This is an optimization exercise on Yosys and OpenROAD, whose aim is small area and a short achievable clock period, not a production implementation.
Where RTL was checked, it was by simulation tests only, not by an equivalence proof against the original.
Not every run is shown, and edits may drop behaviour that the tests do not exercise.
The RTL of runs 2 to 4 was laid out without a check of its function.

### Close-up of the layout, run 1

Window x 102 to 122, y 102 to 122 um. Cells in grey, sequential cells in the stronger grey; small squares are vias.
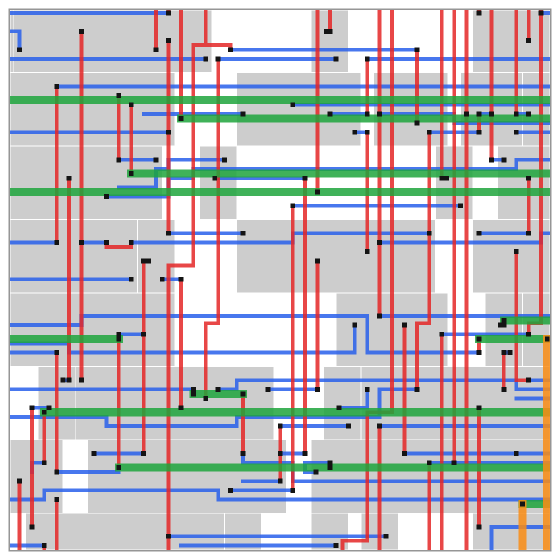
### Routing congestion, run 1

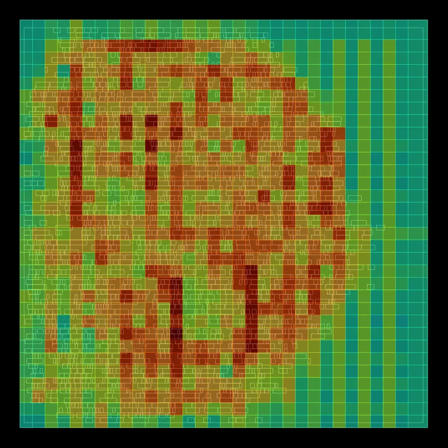
### Clock distribution, run 1

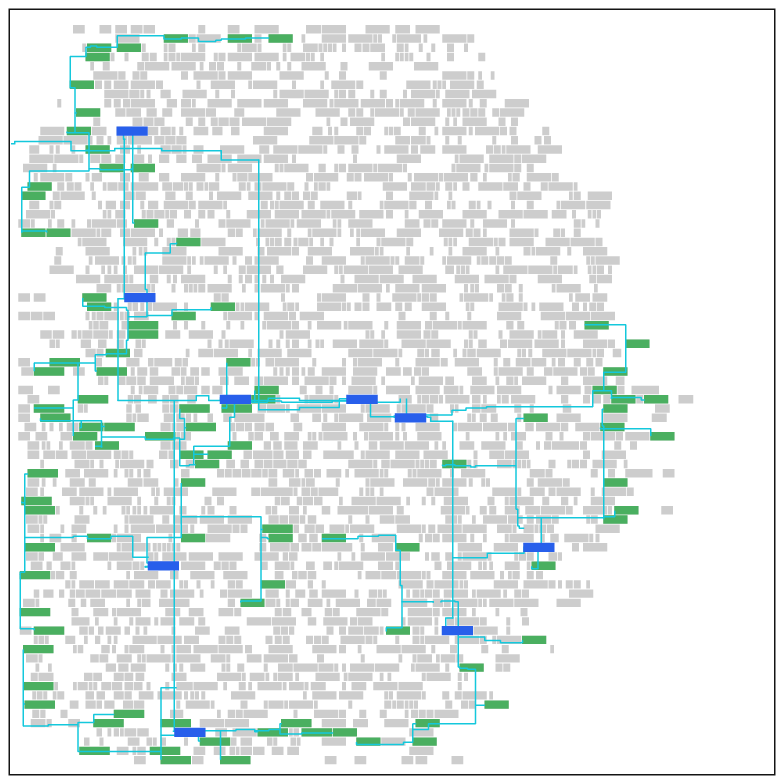
==> design/flow/design.v <==
module ex2_1 (
	      input 		  clk, rst, validi,
	      input [31:0] 	  data_in,
	      output logic 	  valido, 
	      output logic [31:0] data_out
	      );
   enum 			  {S0, S1, S2} state, next;
   logic [31:0] 		  a;
   logic [31:0]                   b;
   always_ff @(posedge clk) begin
      a <= b;
      b <= data_in;
   end
   always_ff @(posedge clk or posedge rst) begin
      if (rst) begin
	 data_out <= 32'b0;
	 valido <= 1'b0;
	 state = S0;
	 next = S0;
      end
      else begin
	 case (state)
	   S0: begin
	      valido <= 1'b0;
	      if (validi) begin
		 next = S1;
	      end
	   end
	   S1: begin
	      if (validi) begin
		 next = S2;
	      end
	      else begin
		next = S0;
              end
	   end
	   S2: begin
	      if (validi) begin
		 data_out <= a * b + data_in;
		 valido <= 1'b1;
                 next = S2;
	      end
              else begin
                next = S0;
                valido <= 1'b0;
              end
	   end
	 endcase
	 state = next;
      end
   end
endmodule
==> design/flow/run.sh <==
#!/bin/bash
# synth_recipe.tcl (not shown) runs the flow's synth.tcl, then flattens the netlist and writes it again
# the make line also repeats each setting of config.mk as NAME=value (left out here)
make -C /OpenROAD-flow-scripts/flow DESIGN_CONFIG=/design/flow/config.mk WORK_HOME=/design/flow/orfs CLKGATE_MAP_FILE= SYNTH_SCRIPT=/design/flow/synth_recipe.tcl finish
==> design/flow/config.mk <==
export PLATFORM = sky130hd
export DESIGN_NAME = ex2_1
export DESIGN_NICKNAME = ex2_1
export VERILOG_FILES = /design/flow/design.v
export SDC_FILE = /design/flow/constraint.sdc
export NUM_CORES = 4
export LEC_CHECK = 0
export CAP_MARGIN = 20
export CORE_MARGIN = 2
export CORE_UTILIZATION = 40
export SLEW_MARGIN = 20
==> design/flow/constraint.sdc <==
create_clock -name core_clock -period 8.0 [get_ports {clk}]
set_input_delay 1.6000 -clock core_clock [delete_from_list [all_inputs] [get_ports {clk}]]
set_output_delay 1.6000 -clock core_clock [all_outputs]
set_load 0.01 [all_outputs]
==> results.py, run 1 <==
metrics = {
    "outcome": {
        "status": "complete, no violations",
    },
    "detailed_routing": {
        "drtPass1Iterations": 5,
        "drc_errors": 0,
        "ant_nets": 0,
        "drt_iter0_drc": 823,
        "vias": 13657,
        "drt-total-wl_um": 54040,
    },
    "timing": {
        "whs_ns": 0.3637,
        "fin_crit_sh": 0.9749,
        "finalSetupTns_ns": 0,
        "tightest_slew_ns": 1.091,
        "maxSlewHeadroom": 0.2724,
        "setup_viol": 0,
        "fmax_ghz": 0.1282,
        "setup_slack_ns": 0.2007,
        "skew_ns": 0.009179,
        "rsz0062_at_grt": "false",
        "finalCriticalPeriod_ns": 7.799,
    },
    "worst_hold_path": {
        "hold_path_class": "flop to flop",
        "worstHoldEndpoint": "a[31]$_DFF_P_",
        "hold_start": "b[31]$_DFF_P_",
        "min_path_cells": 0,
    },
    "clocking": {
        "cts_buffers": 9,
        "tritoncts": "done",
        "postCtsSetupBuffers": 1,
        "clock_latency_ns": 0.39,
        "cts_buffer_depth": 2,
        "ctsHtreeMaxLevel": 3,
        "clock_sinks": 99,
    },
    "synthesis": {
        "yosysSeqAreaShare": 0.1108,
        "synth_common_cells": "inv_1 (488), fa_1 (438), and2_1 (366)",
        "ys_warn_count": 1,
        "synth.most_common_cell": "inv_1",
        "synth_seq_cells": 99,
        "synth_nets": 2659,
        "synth_xor_xnor_area_share": 0.03849,
        "synthMuxAreaShare": 0.001092,
        "synth_flop_cell": "dfxtp_1",
        "synth_compound_area_frac": 0.03149,
        "synth_edf_count": 0,
    },
    "critical_path": {
        "r2r-start": "b[2]$_DFF_P_",
        "crit_chain": "clkdlybuf4s50_1, inv_1, fa_1, fa_1, inv_1, fa_1, inv_1, fa_1, inv_1, fa_1, fa_1, fa_1, inv_1, fa_1, inv_1, ha_2, or3_4, a311oi_4, buf_6, o31ai_2, a2111oi_2, nand3b_1",
        "worst-path-stages": 22,
        "slowest_stage": "fa_1",
        "crit_path_start_kind": "primary input",
        "path_common_cell": "fa_1",
        "worstSetupPathType": "primary input to flop",
        "crit_start": "data_in[22]",
        "cp_max_fo": 4,
        "arrival_ns": 8.12,
    },
    "cells_and_area": {
        "final_area_mm2": 0.02179,
        "area_share_nonclk_buffers": 0.06587,
        "regArea_mm2": 0.002157,
        "biggestCellCategory": "multi-input gates",
        "drive_gt1_frac": 0.07166,
        "nets": 2743,
        "fillers": 4537,
        "seq_cell_count": 99,
        "multi_input_gates": 1381,
        "antenna_cells": 0,
        "seq_share": 0.09901,
        "multi_input_area_mm2": 0.01529,
        "final_common_cell": "inv_1",
        "reg.largest.list": "a (32), b (32), data_out (32)",
        "n_all_buffers": 165,
        "stdcell_count": 2764,
        "layout_common_cells": "inv_1 (486), fa_1 (435), and2_1 (366)",
    },
    "floorplan": {
        "nWellTaps": 615,
        "ios": 68,
        "start_util": 0.4070,
        "die-area_mm2": 0.05046,
        "die_w_um": 224.6,
        "die_y_um": 224.6,
    },
    "place": {
        "dp_cells": 2746,
        "portBuffers": 67,
        "place.gp.congestion": 0.8982,
        "dpl_cell_area_mm2": 0.02130,
    },
    "grt": {
        "grt_pass1_vias": 15451,
        "grt_first_pass_wirelength_um": 87740,
        "gr-total-overflow": 0,
    },
}
Notes on 'Close-up of the layout' above:
Key: blue = M1; orange = M4; green = M3; red = M2
Most frequent: inv_1 (10), fa_1 (9), clkbuf_16 (2). Sequential cells in the window: 0. 25 logic cells have their middle in the window.

Notes on 'Routing congestion' above:
GR Util met2: 0.3629
met3 usage: 0.04167
met1 usage: 0.3280
final core utilization: 0.4553
Top Usage Layer GRT: met2

Notes on 'Clock distribution' above:
Key: green = flip-flops [count 99]; blue = clock-net drivers [count 9]; cyan = clock wires [length 1,960 um]
Position of the flops: spread over the die. There are 10 routed clock nets.

### Nets reached from selected ports, run 1

Bar = 50 um.
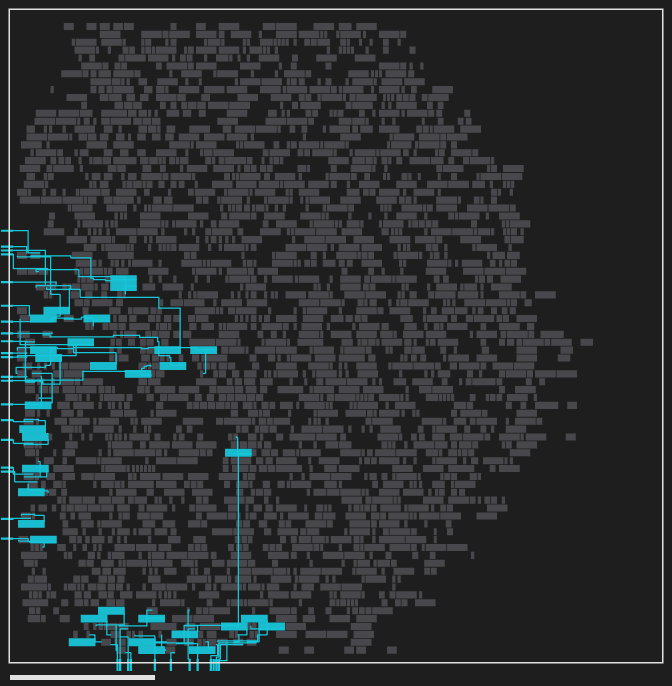

## Run 2: large edit since run 1, in outline
design/flow/design.v: 52 -> 1692 lines; modules unchanged: 0
  ex2_1: edited, 52 -> 1692 lines
### Nets reached from selected ports, run 2

Bar = 50 um.
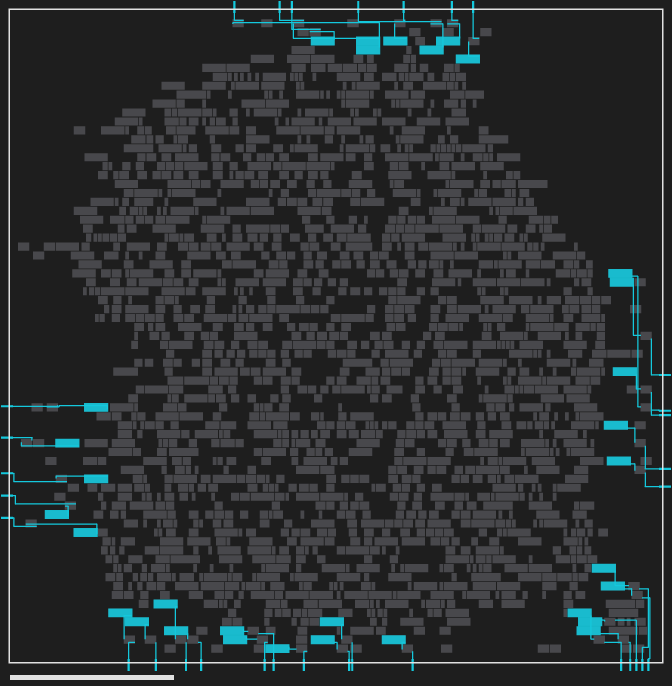
Key: cyan = `data_out` [bits 32, direction output, end cells 32, buffers 32, wire 705 um]

### Close-up of the layout, run 2

Window x 89 to 109, y 89 to 109 um. Cells in grey, sequential cells in the stronger grey; small squares are vias.
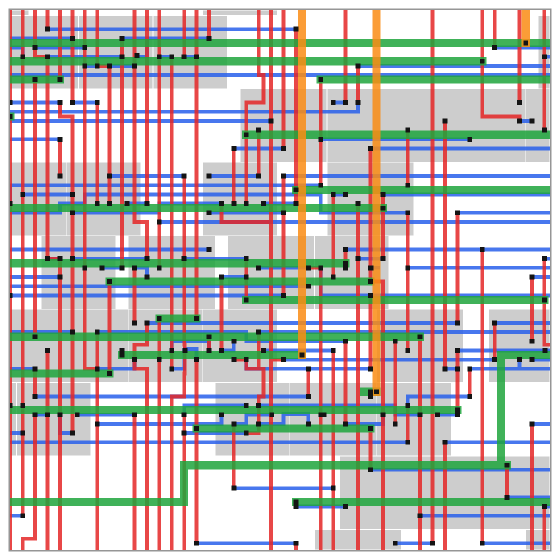
Key: red = M2; orange = M4; blue = M1; green = M3
Most frequent: a22oi_1 (11), xnor2_1 (7), fa_1 (2). Sequential cells in the window: 0. 23 logic cells have their middle in the window.

==> run 2 against run 1 <==
- sequential share of layout area up 2.1 points
- clock skew up 0.0088 ns
- global-route usage up 0.47 points
- critical path type is now flop to flop
- utilization down 0.94 points
- via count down 16%
- synthesized area down 22%
- register-to-register slack better by 0.41 ns
- clock-buffer cell count down 2
- die area down 22%
- first-iteration DRC count up 39%
==> results.py, run 2 <==
metrics = {
    "synthesis": {
        "yosysTopAreaCell": "fa_1",
        "yosys.area.top_type_share": 0.2977,
        "avgSynthCellArea_um2": 9.358,
        "synth_nets": 1954,
        "yosysSeqAreaShare": 0.1320,
        "synthMuxAreaShare": 0,
        "synth-simple-area-share": 0.04250,
        "syn_inst": 1617,
        "synth_common_cells": "inv_1 (260), a22oi_1 (225), fa_1 (225)",
        "synth.most_common_cell": "inv_1",
        "synth_xor_xnor_area_share": 0.1941,
        "synth_seq_cells": 99,
        "synth_flop_cell": "dfxtp_1",
        "synth_edf_count": 0,
        "ys_top_cells_by_area": "fa_1 (30%), dfxtp_1 (13%), xnor2_1 (12%)",
        "ys_types": 53,
        "synth_top_family_by_area": "adder cells",
        "ys_warn_count": 1,
        "synth_compound_area_frac": 0.1703,
        "synthesis.area_mm2": 0.01513,
        "synthAdderAreaFrac": 0.3613,
        "ys_async_sr_fraction": 0.03030,
    },
    "clocking": {
        "hold_buffers": 0,
        "postCtsSetupBuffers": 0,
        "clock_sinks": 99,
        "clock_latency_ns": 0.40,
        "ctsHtreeMaxLevel": 3,
        "cts_buffer_depth": 2,
        "cts_buffers": 9,
        "tritoncts": "done",
        "ctsResizeCount": 0,
        "clkSlewWorstSetupHoldPaths_ns": 0.09,
        "clock-root-buffer": "clkbuf_16",
    },
    "critical_path": {
        "crit_required_ns": 8.27,
        "worstSetupPathType": "flop to flop",
        "max_stage_delay_ns": 0.56,
        "crit_path_start_kind": "flop",
        "r2r-end": "data_out[31]$_DFF_P_",
        "endpoint_kind": "flop",
        "crit_start": "a[9]$_DFF_P_",
        "crit_chain": "ha_1, nand2b_1, inv_1, xnor2_1, fa_1, inv_1, fa_1, inv_1, fa_1, inv_1, fa_1, inv_1, fa_1, ha_1, ha_1, a21o_1, a21oi_1, o21ai_0, a21o_1, o41ai_2, o21ai_0, a31oi_1, xnor2_1",
        "timing.critical_path.buf_inv": 5,
        "cp_max_fo": 12,
        "critPathTopFamily": "adder cells",
        "endpoint": "data_out[31]$_DFF_P_",
        "reg2reg_depth": 23,
        "arrival_ns": 7.30,
        "r2r-start": "a[9]$_DFF_P_",
        "r2r_setup_slack_ns": 0.96,
        "slowest_stage": "fa_1",
        "worst-path-stages": 23,
    },
    "worst_hold_path": {
        "hold_start": "b[31]$_DFF_P_",
        "min_path_cells": 0,
        "hold_path_class": "flop to flop",
        "worstHoldEndpoint": "a[31]$_DFF_P_",
    },
    "place": {
        "place_hpwl_um": 34210,
        "dp_slack_ns": 0.9749,
        "place.gp.congestion": 0.9004,
        "portBuffers": 67,
        "dp_cells": 2124,
        "dpl_cell_area_mm2": 0.01641,
    },
    "detailed_routing": {
        "highest_layer": "met4",
        "wl_met1_um": 18430,
        "vias": 11480,
        "drc_errors": 0,
        "avgRoutedWirePerCell_um": 20.70,
        "drt_iter0_drc": 1147,
        "wl_met2_um": 20860,
        "ant_nets": 0,
        "drtPass1Iterations": 6,
        "drt-total-wl_um": 44310,
        "met3WireLength_um": 3179,
        "avgViaCountPerCell": 5.364,
    },
    "timing": {
        "finalSetupTns_ns": 0,
        "finalCriticalPeriod_ns": 7.039,
        "tightest_slew_ns": 0.9903,
        "setup_viol": 0,
        "fmax_ghz": 0.1421,
        "maxSlewHeadroom": 0.3389,
        "fin_crit_sh": 0.8799,
        "whs_ns": 0.3677,
        "skew_ns": 0.01799,
        "setup_slack_ns": 0.9612,
        "final-hold-violation-count": 0,
        "slew_violations": 0,
        "rsz0062_at_grt": "false",
    },
    "floorplan": {
        "ios": 68,
        "die_w_um": 198.5,
        "coreArea_mm2": 0.03749,
        "nWellTaps": 511,
        "die_y_um": 198.5,
        "floorplan.rows": 71,
        "die-area_mm2": 0.03940,
        "start_util": 0.4036,
    },
    "cells_and_area": {
        "areaGrowthSynthToFinish_pct": 10.47,
        "biggestCellCategory": "multi-input gates",
        "layout_common_cells": "inv_1 (260), a22oi_1 (225), fa_1 (225)",
        "stdcell_count": 2140,
        "fillers": 3697,
        "antenna_cells": 0,
        "final_common_cell": "inv_1",
        "seq_cell_count": 99,
        "final_util": 0.4459,
        "reg.largest.list": "a (32), b (32), data_out (32)",
        "regArea_mm2": 0.001999,
        "clk_share": 0.01819,
        "clock_buffers": 9,
        "area_share_nonclk_buffers": 0.06841,
        "n_all_buffers": 130,
        "final_area_mm2": 0.01672,
        "nNonClkInverters": 261,
        "drive_gt1_frac": 0.06200,
        "seq_share": 0.1196,
        "multi_input_area_mm2": 0.01165,
        "multi_input_area_share": 0.6969,
        "nets": 1961,
        "multi_input_gates": 1123,
    },
    "grt": {
        "grt_pass1_vias": 12133,
        "grt_use_total": 0.2356,
        "use_met1": 0.3090,
        "met2_usage": 0.3806,
        "met3_usage": 0.03967,
        "grt_first_pass_wirelength_um": 69690,
        "top_usage_layer": "met2",
        "grt_start_max_net_pins": 48,
        "antenna_found_initial": 0,
        "gr-total-overflow": 0,
    },
    "flow_run": {
        "maxCapViolations": 0,
    },
    "outcome": {
        "status": "complete, no violations",
    },
}
### Routing congestion, run 2

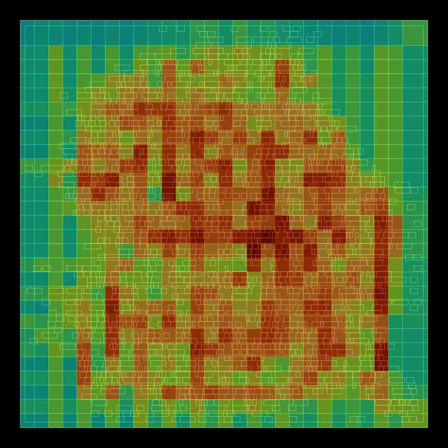

## Run 3: what changed since run 2
--- a/design/flow/config.mk
+++ b/design/flow/config.mk
@@ -6,6 +6,8 @@
 export NUM_CORES = 4
 export LEC_CHECK = 0
+export ABC_CLOCK_PERIOD_IN_PS = 4000
 export CAP_MARGIN = 20
 export CORE_MARGIN = 2
 export CORE_UTILIZATION = 40
+export SETUP_SLACK_MARGIN = 3.5
 export SLEW_MARGIN = 20
### Routing congestion, run 3

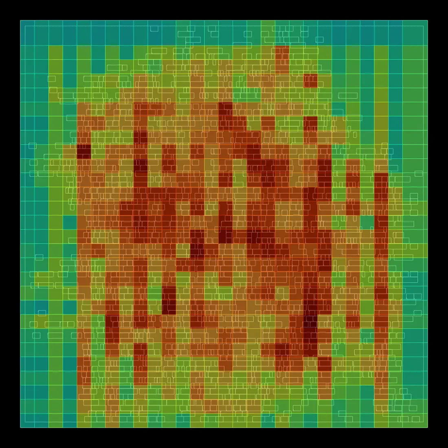
final core utilization: 0.5192
GR Util met2: 0.4303
routed length per instance: 22.25 um
met3 usage: 0.05578
met1 usage: 0.3358

==> run 3 against run 2 <==
- final cell count rose by 5.4%
- clock-buffer cell count unchanged
- non-clock buffer count is 111 higher
- sequential share of layout area shrank 1.3 points
- critical path type unchanged
- global-route usage increased by 2.7 points
- highest routed layer unchanged
- via count rose by 8.4%
- critical path depth increased by 2
- synthesized cell count is the same
==> results.py, run 3 <==
metrics = {
    "detailed_routing": {
        "wl_met2_um": 23890,
        "drt_iter0_drc": 1042,
        "avgViaCountPerCell": 5.515,
        "wl_met1_um": 20800,
        "drt-total-wl_um": 50200,
        "met3WireLength_um": 3512,
        "drc_errors": 0,
    },
    "cells_and_area": {
        "biggestCellCategory": "multi-input gates",
        "area_share_nonclk_buffers": 0.1187,
        "seq_cell_count": 99,
        "seq_share": 0.1062,
        "n_all_buffers": 241,
        "clock_buffers": 9,
        "reg.largest.list": "a (32), b (32), data_out (32)",
        "regArea_mm2": 0.002067,
    },
    "clocking": {
        "ctsResizeCount": 156,
        "clock_sinks": 99,
        "ctsHtreeMaxLevel": 3,
        "clkSlewWorstSetupHoldPaths_ns": 0.07,
    },
    "grt": {
        "grt_pass1_vias": 13272,
        "top_usage_layer": "met2",
        "grt_use_total": 0.2631,
        "gr-total-overflow": 0,
    },
    "timing": {
        "whs_ns": 0.3693,
        "slew_violations": 0,
        "maxSlewHeadroom": 0.4542,
        "finalCriticalPeriod_ns": 5.824,
        "rsz0062_at_grt": "true",
        "setup_slack_ns": 2.176,
        "tightest_slew_ns": 0.8175,
        "setup_viol": 0,
    },
    "critical_path": {
        "crit_path_start_kind": "flop",
        "reg2reg_depth": 25,
        "arrival_ns": 6.10,
        "r2r_setup_slack_ns": 2.18,
        "max_stage_delay_ns": 0.54,
    },
    "synthesis": {
        "yosysTopAreaCell": "fa_1",
        "synth_compound_area_frac": 0.1703,
        "avgSynthCellArea_um2": 9.358,
        "syn_inst": 1617,
        "ys_warn_count": 1,
        "synthAdderAreaFrac": 0.3613,
        "synth_top_family_by_area": "adder cells",
        "synth_edf_count": 0,
        "synth.most_common_cell": "inv_1",
        "ys_top_cells_by_area": "fa_1 (30%), dfxtp_1 (13%), xnor2_1 (12%)",
        "ys_async_sr_fraction": 0.03030,
        "synth-simple-area-share": 0.04250,
        "synthMuxAreaShare": 0,
        "synth_nets": 1954,
    },
    "floorplan": {
        "die_w_um": 198.5,
        "die-area_mm2": 0.03940,
        "ios": 68,
        "die_y_um": 198.5,
        "floorplan.rows": 71,
    },
    "worst_hold_path": {
        "hold_start": "b[31]$_DFF_P_",
        "min_path_cells": 0,
    },
    "outcome": {
        "status": "complete, no violations",
    },
    "place": {
        "place_hpwl_um": 33310,
    },
}
### Clock distribution, run 3

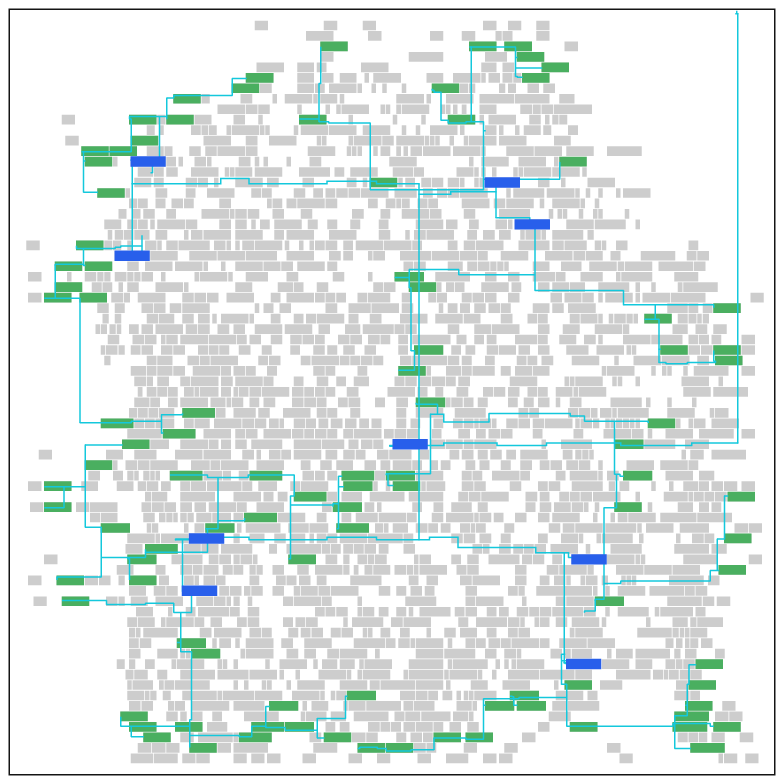
Key: green = flip-flops [count 99]; cyan = clock wires [length 2,010 um]; blue = clock-net drivers [count 9]
Position of the flops: spread over the die. There are 10 routed clock nets.
clk_skew: 0.01688 ns

### Close-up of the layout, run 3

Window x 89 to 109, y 89 to 109 um. Cells in grey, sequential cells in the stronger grey; small squares are vias.
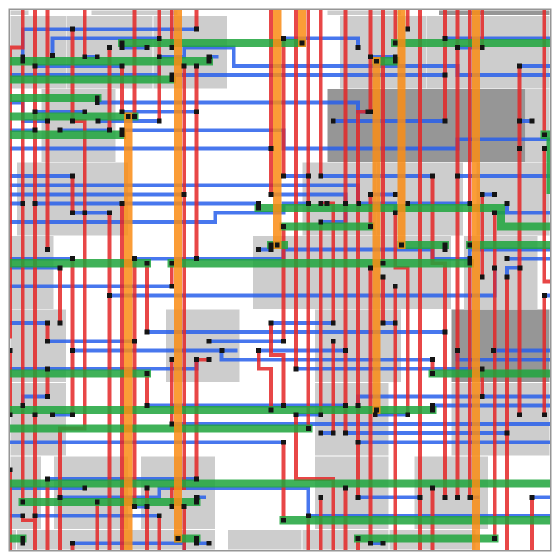

## Run 4: large edit since run 3, in outline
design/flow/design.v: 1692 -> 1818 lines; modules unchanged: 0
  ex2_1: edited, 1692 -> 1818 lines
--- a/design/flow/config.mk
+++ b/design/flow/config.mk
@@ -6,8 +6,8 @@
 export NUM_CORES = 4
 export LEC_CHECK = 0
-export ABC_CLOCK_PERIOD_IN_PS = 4000
+export ABC_CLOCK_PERIOD_IN_PS = 3500
 export CAP_MARGIN = 20
 export CORE_MARGIN = 2
 export CORE_UTILIZATION = 40
-export SETUP_SLACK_MARGIN = 3.5
+export SETUP_SLACK_MARGIN = 4.5
 export SLEW_MARGIN = 20
### Close-up of the layout, run 4

Window x 91 to 111, y 91 to 111 um. Cells in grey, sequential cells in the stronger grey; small squares are vias.
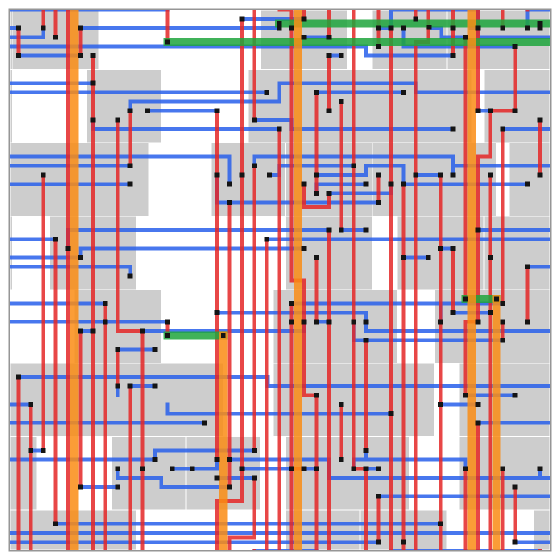
Key: blue = M1; green = M3; orange = M4; red = M2
Sequential cells in the window: 0. Most frequent: a22oi_2 (7), xor2_1 (7), a22oi_1 (4). 27 logic cells have their middle in the window.

==> run 4 against run 3 <==
- critical endpoint is now q53$_DFF_P_
- final cell count grew 0.75%
- clock-buffer cell count up 11
- still clean
- clock skew shrank 0.0030 ns
- synthesized cell count shrank 0.99%
- wire length fell by 0.12%
- setup slack better by 0.62 ns
- utilization rose by 2.5 points
==> results.py, run 4 <==
metrics = {
    "critical_path": {
        "arrival_ns": 5.57,
        "crit_chain": "buf_12, nand3b_1, o21ai_4, buf_6, buf_6, buf_6, buf_6, buf_6, buf_6, a22oi_2, xor2_2, fa_2, fa_2, fa_2, inv_2, fa_2, inv_2, fa_2, inv_1",
        "worst-path-stages": 19,
        "timing.critical_path.buf_inv": 10,
        "endpoint_kind": "flop",
        "r2r-end": "data_out[29]$_DFF_P_",
        "reg2reg_depth": 17,
        "max_stage_delay_ns": 0.54,
        "crit_required_ns": 8.36,
        "endpoint": "q53$_DFF_P_",
        "path_common_cell": "buf_6",
        "critPathTopFamily": "adder cells",
        "crit_start": "data_in[5]",
        "cp_max_fo": 7,
        "crit_path_start_kind": "primary input",
        "r2r-start": "q3$_DFF_P_",
        "worstSetupPathType": "primary input to flop",
    },
    "floorplan": {
        "die_y_um": 201.3,
        "start_util": 0.4039,
        "nWellTaps": 518,
        "die_w_um": 201.3,
        "coreArea_mm2": 0.03856,
        "die-area_mm2": 0.04053,
        "floorplan.rows": 72,
    },
    "clocking": {
        "clock_latency_ns": 0.47,
        "tritoncts": "done",
        "cts_buffer_depth": 2,
        "postCtsSetupBuffers": 125,
        "clock-root-buffer": "clkbuf_16",
        "clock_sinks": 130,
        "ctsHtreeMaxLevel": 4,
        "ctsResizeCount": 439,
        "hold_buffers": 0,
    },
    "timing": {
        "setup_slack_ns": 2.797,
        "slew_violations": 0,
        "finalCriticalPeriod_ns": 5.203,
        "tightest_slew_ns": 1.003,
        "finalSetupTns_ns": 0,
        "fin_crit_sh": 0.6503,
        "rsz0062_at_grt": "true",
        "fmax_ghz": 0.1922,
        "final-hold-violation-count": 0,
        "skew_ns": 0.01387,
    },
    "synthesis": {
        "synth_xor_xnor_area_share": 0.1848,
        "yosysSeqAreaShare": 0.1681,
        "synth_compound_area_frac": 0.1670,
        "syn_inst": 1601,
        "synth_flop_cell": "dfxtp_1",
        "ys_top_cells_by_area": "fa_1 (29%), dfxtp_1 (16%), a22oi_1 (11%)",
        "synth_nets": 1939,
        "synth_seq_cells": 130,
        "yosys.area.top_type_share": 0.2905,
        "synthesis.area_mm2": 0.01557,
        "synth-simple-area-share": 0.04821,
        "ys_async_sr_fraction": 0.02308,
        "synthMuxAreaShare": 0,
        "synth.most_common_cell": "fa_1",
        "ys_warn_count": 1,
        "yosysTopAreaCell": "fa_1",
    },
    "detailed_routing": {
        "drt-total-wl_um": 50140,
        "avgRoutedWirePerCell_um": 22.06,
        "met3WireLength_um": 3122,
        "highest_layer": "met4",
        "wl_met2_um": 23520,
        "wl_met1_um": 21960,
        "vias": 12512,
        "drc_errors": 0,
    },
    "place": {
        "place.gp.congestion": 0.8886,
        "dpl_cell_area_mm2": 0.01775,
        "dp_cells": 2094,
        "dp_slack_ns": 1.341,
        "place_hpwl_um": 34510,
    },
    "cells_and_area": {
        "fillers": 3420,
        "nets": 2081,
        "seq_share": 0.1249,
        "n_all_buffers": 258,
        "final_area_mm2": 0.02098,
        "clock_buffers": 20,
        "nNonClkInverters": 193,
        "areaGrowthSynthToFinish_pct": 34.69,
        "multi_input_area_share": 0.6540,
        "seq_cell_count": 130,
        "area_share_nonclk_buffers": 0.1266,
        "biggestCellCategory": "multi-input gates",
        "final_util": 0.5440,
        "drive_gt1_frac": 0.3780,
        "regArea_mm2": 0.002619,
        "multi_input_gates": 1143,
        "multi_input_area_mm2": 0.01372,
        "reg.largest.list": "a (32), data_out (32), cnt (2)",
        "layout_common_cells": "xor2_1 (176), a22oi_1 (140), inv_1 (136)",
        "clk_share": 0.02869,
        "stdcell_count": 2273,
    },
    "grt": {
        "gr-total-overflow": 0,
        "grt_start_max_net_pins": 32,
        "grt_pass1_vias": 12885,
        "top_usage_layer": "met2",
        "antenna_found_initial": 0,
        "grt_first_pass_wirelength_um": 78120,
    },
    "worst_hold_path": {
        "min_path_cells": 1,
    },
    "flow_run": {
        "maxCapViolations": 0,
    },
    "outcome": {
        "status": "complete, no violations",
    },
}
### Clock distribution, run 4

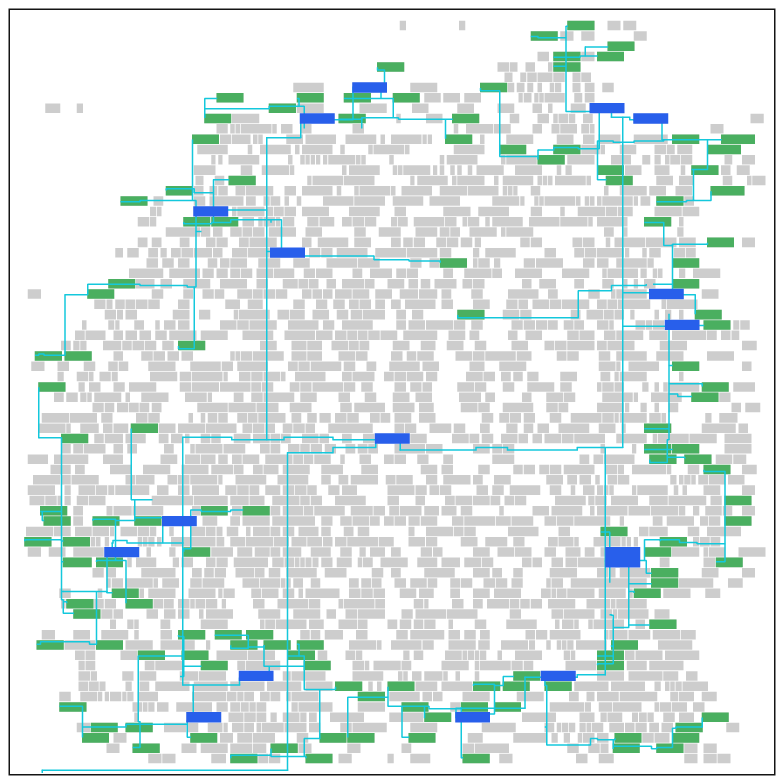
Key: green = flip-flops [count 130]; cyan = clock wires [length 2,410 um]; blue = clock-net drivers [count 17]
Position of the flops: spread over the die.


## Gallery

Signal wires on met3.
Bar = 50 um.
panel A
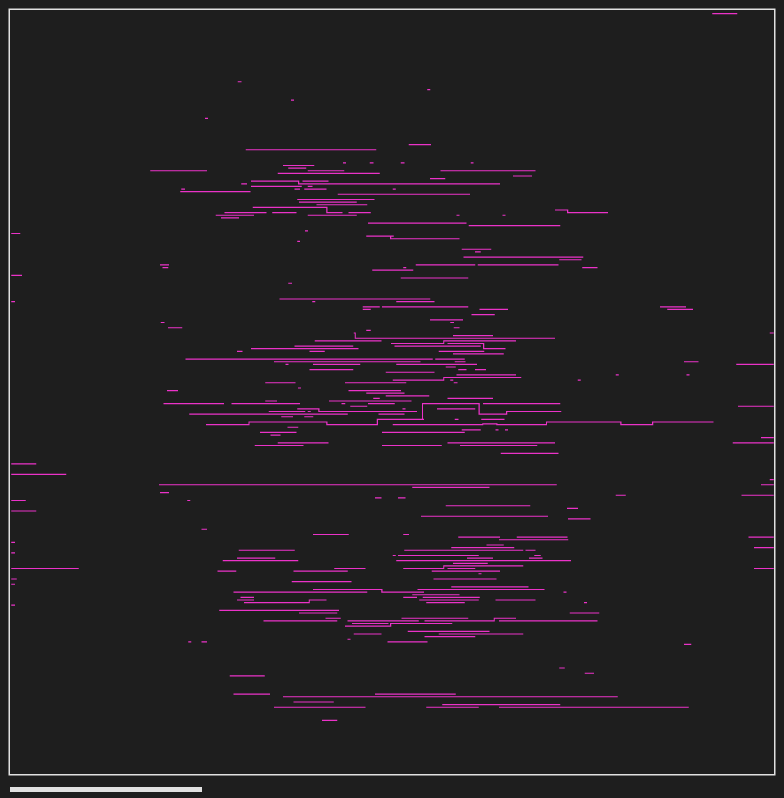
panel B
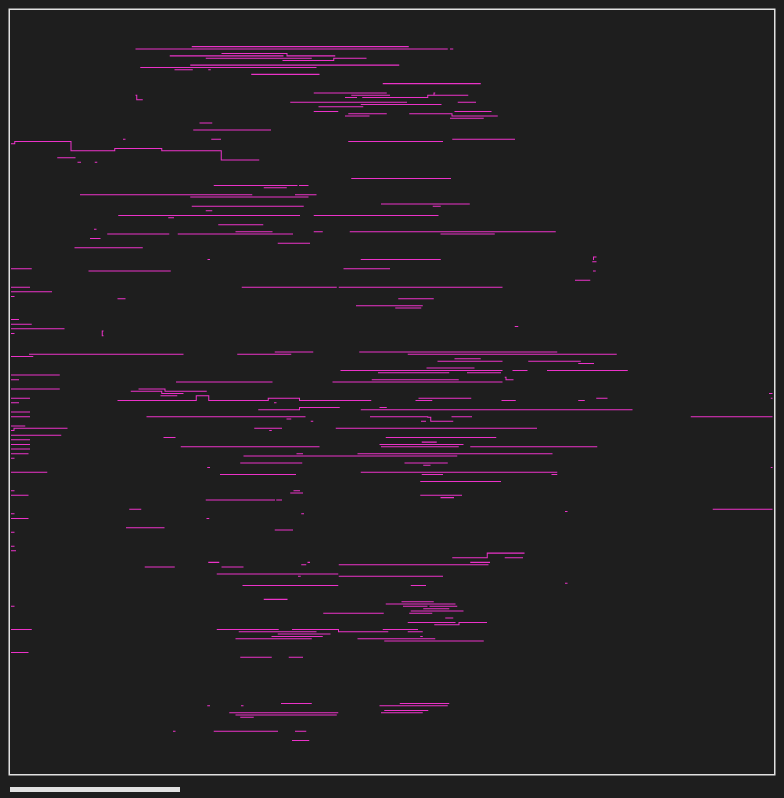
- largest die: panel B
| from | picture |
|---|---|
| run 2 | panel A |
| run 1 | panel B |

Key to panel A:
The wires run mostly horizontal. The longest straight run is 103 um. The layer holds 7.2% of the routed length. 158 nets have wire on it.

static timing again, ports no longer ideal:
No port has a modelled driver above. Below, the same layouts with a new extraction and two added sets of constraints. Step 1: set_driving_cell puts a clkbuf_16 on clk and a buf_2 on each other input, an assumption about the parent block. Step 2, shift: input delay + t, output delay - t, t = (earliest + latest rising clock arrival at the registers) / 2. This alone moves slack from input paths to output paths. Three values: ideal ports, drivers, drivers and shift; two values: the first two.
run | shift t [ns] | slack for setup (ns) | latest minus earliest clock arrival (ns)
run 1 | 0.444 | 0.201 / 0.224 / -0.219 | 0.009 / 0.009
run 2 | 0.450 | 0.961 / 0.961 / 0.961 | 0.019 / 0.019
run 3 | 0.446 | 2.176 / 2.176 / 1.833 | 0.017 / 0.017
run 4 | 0.519 | 2.797 / 2.788 / 2.269 | 0.014 / 0.014
Met with ideal ports but missed after step 2: setup timing in run 1. The setup slack of run 4, which loses most, moves by -0.009 ns with the drivers and by -0.528 ns with both steps.
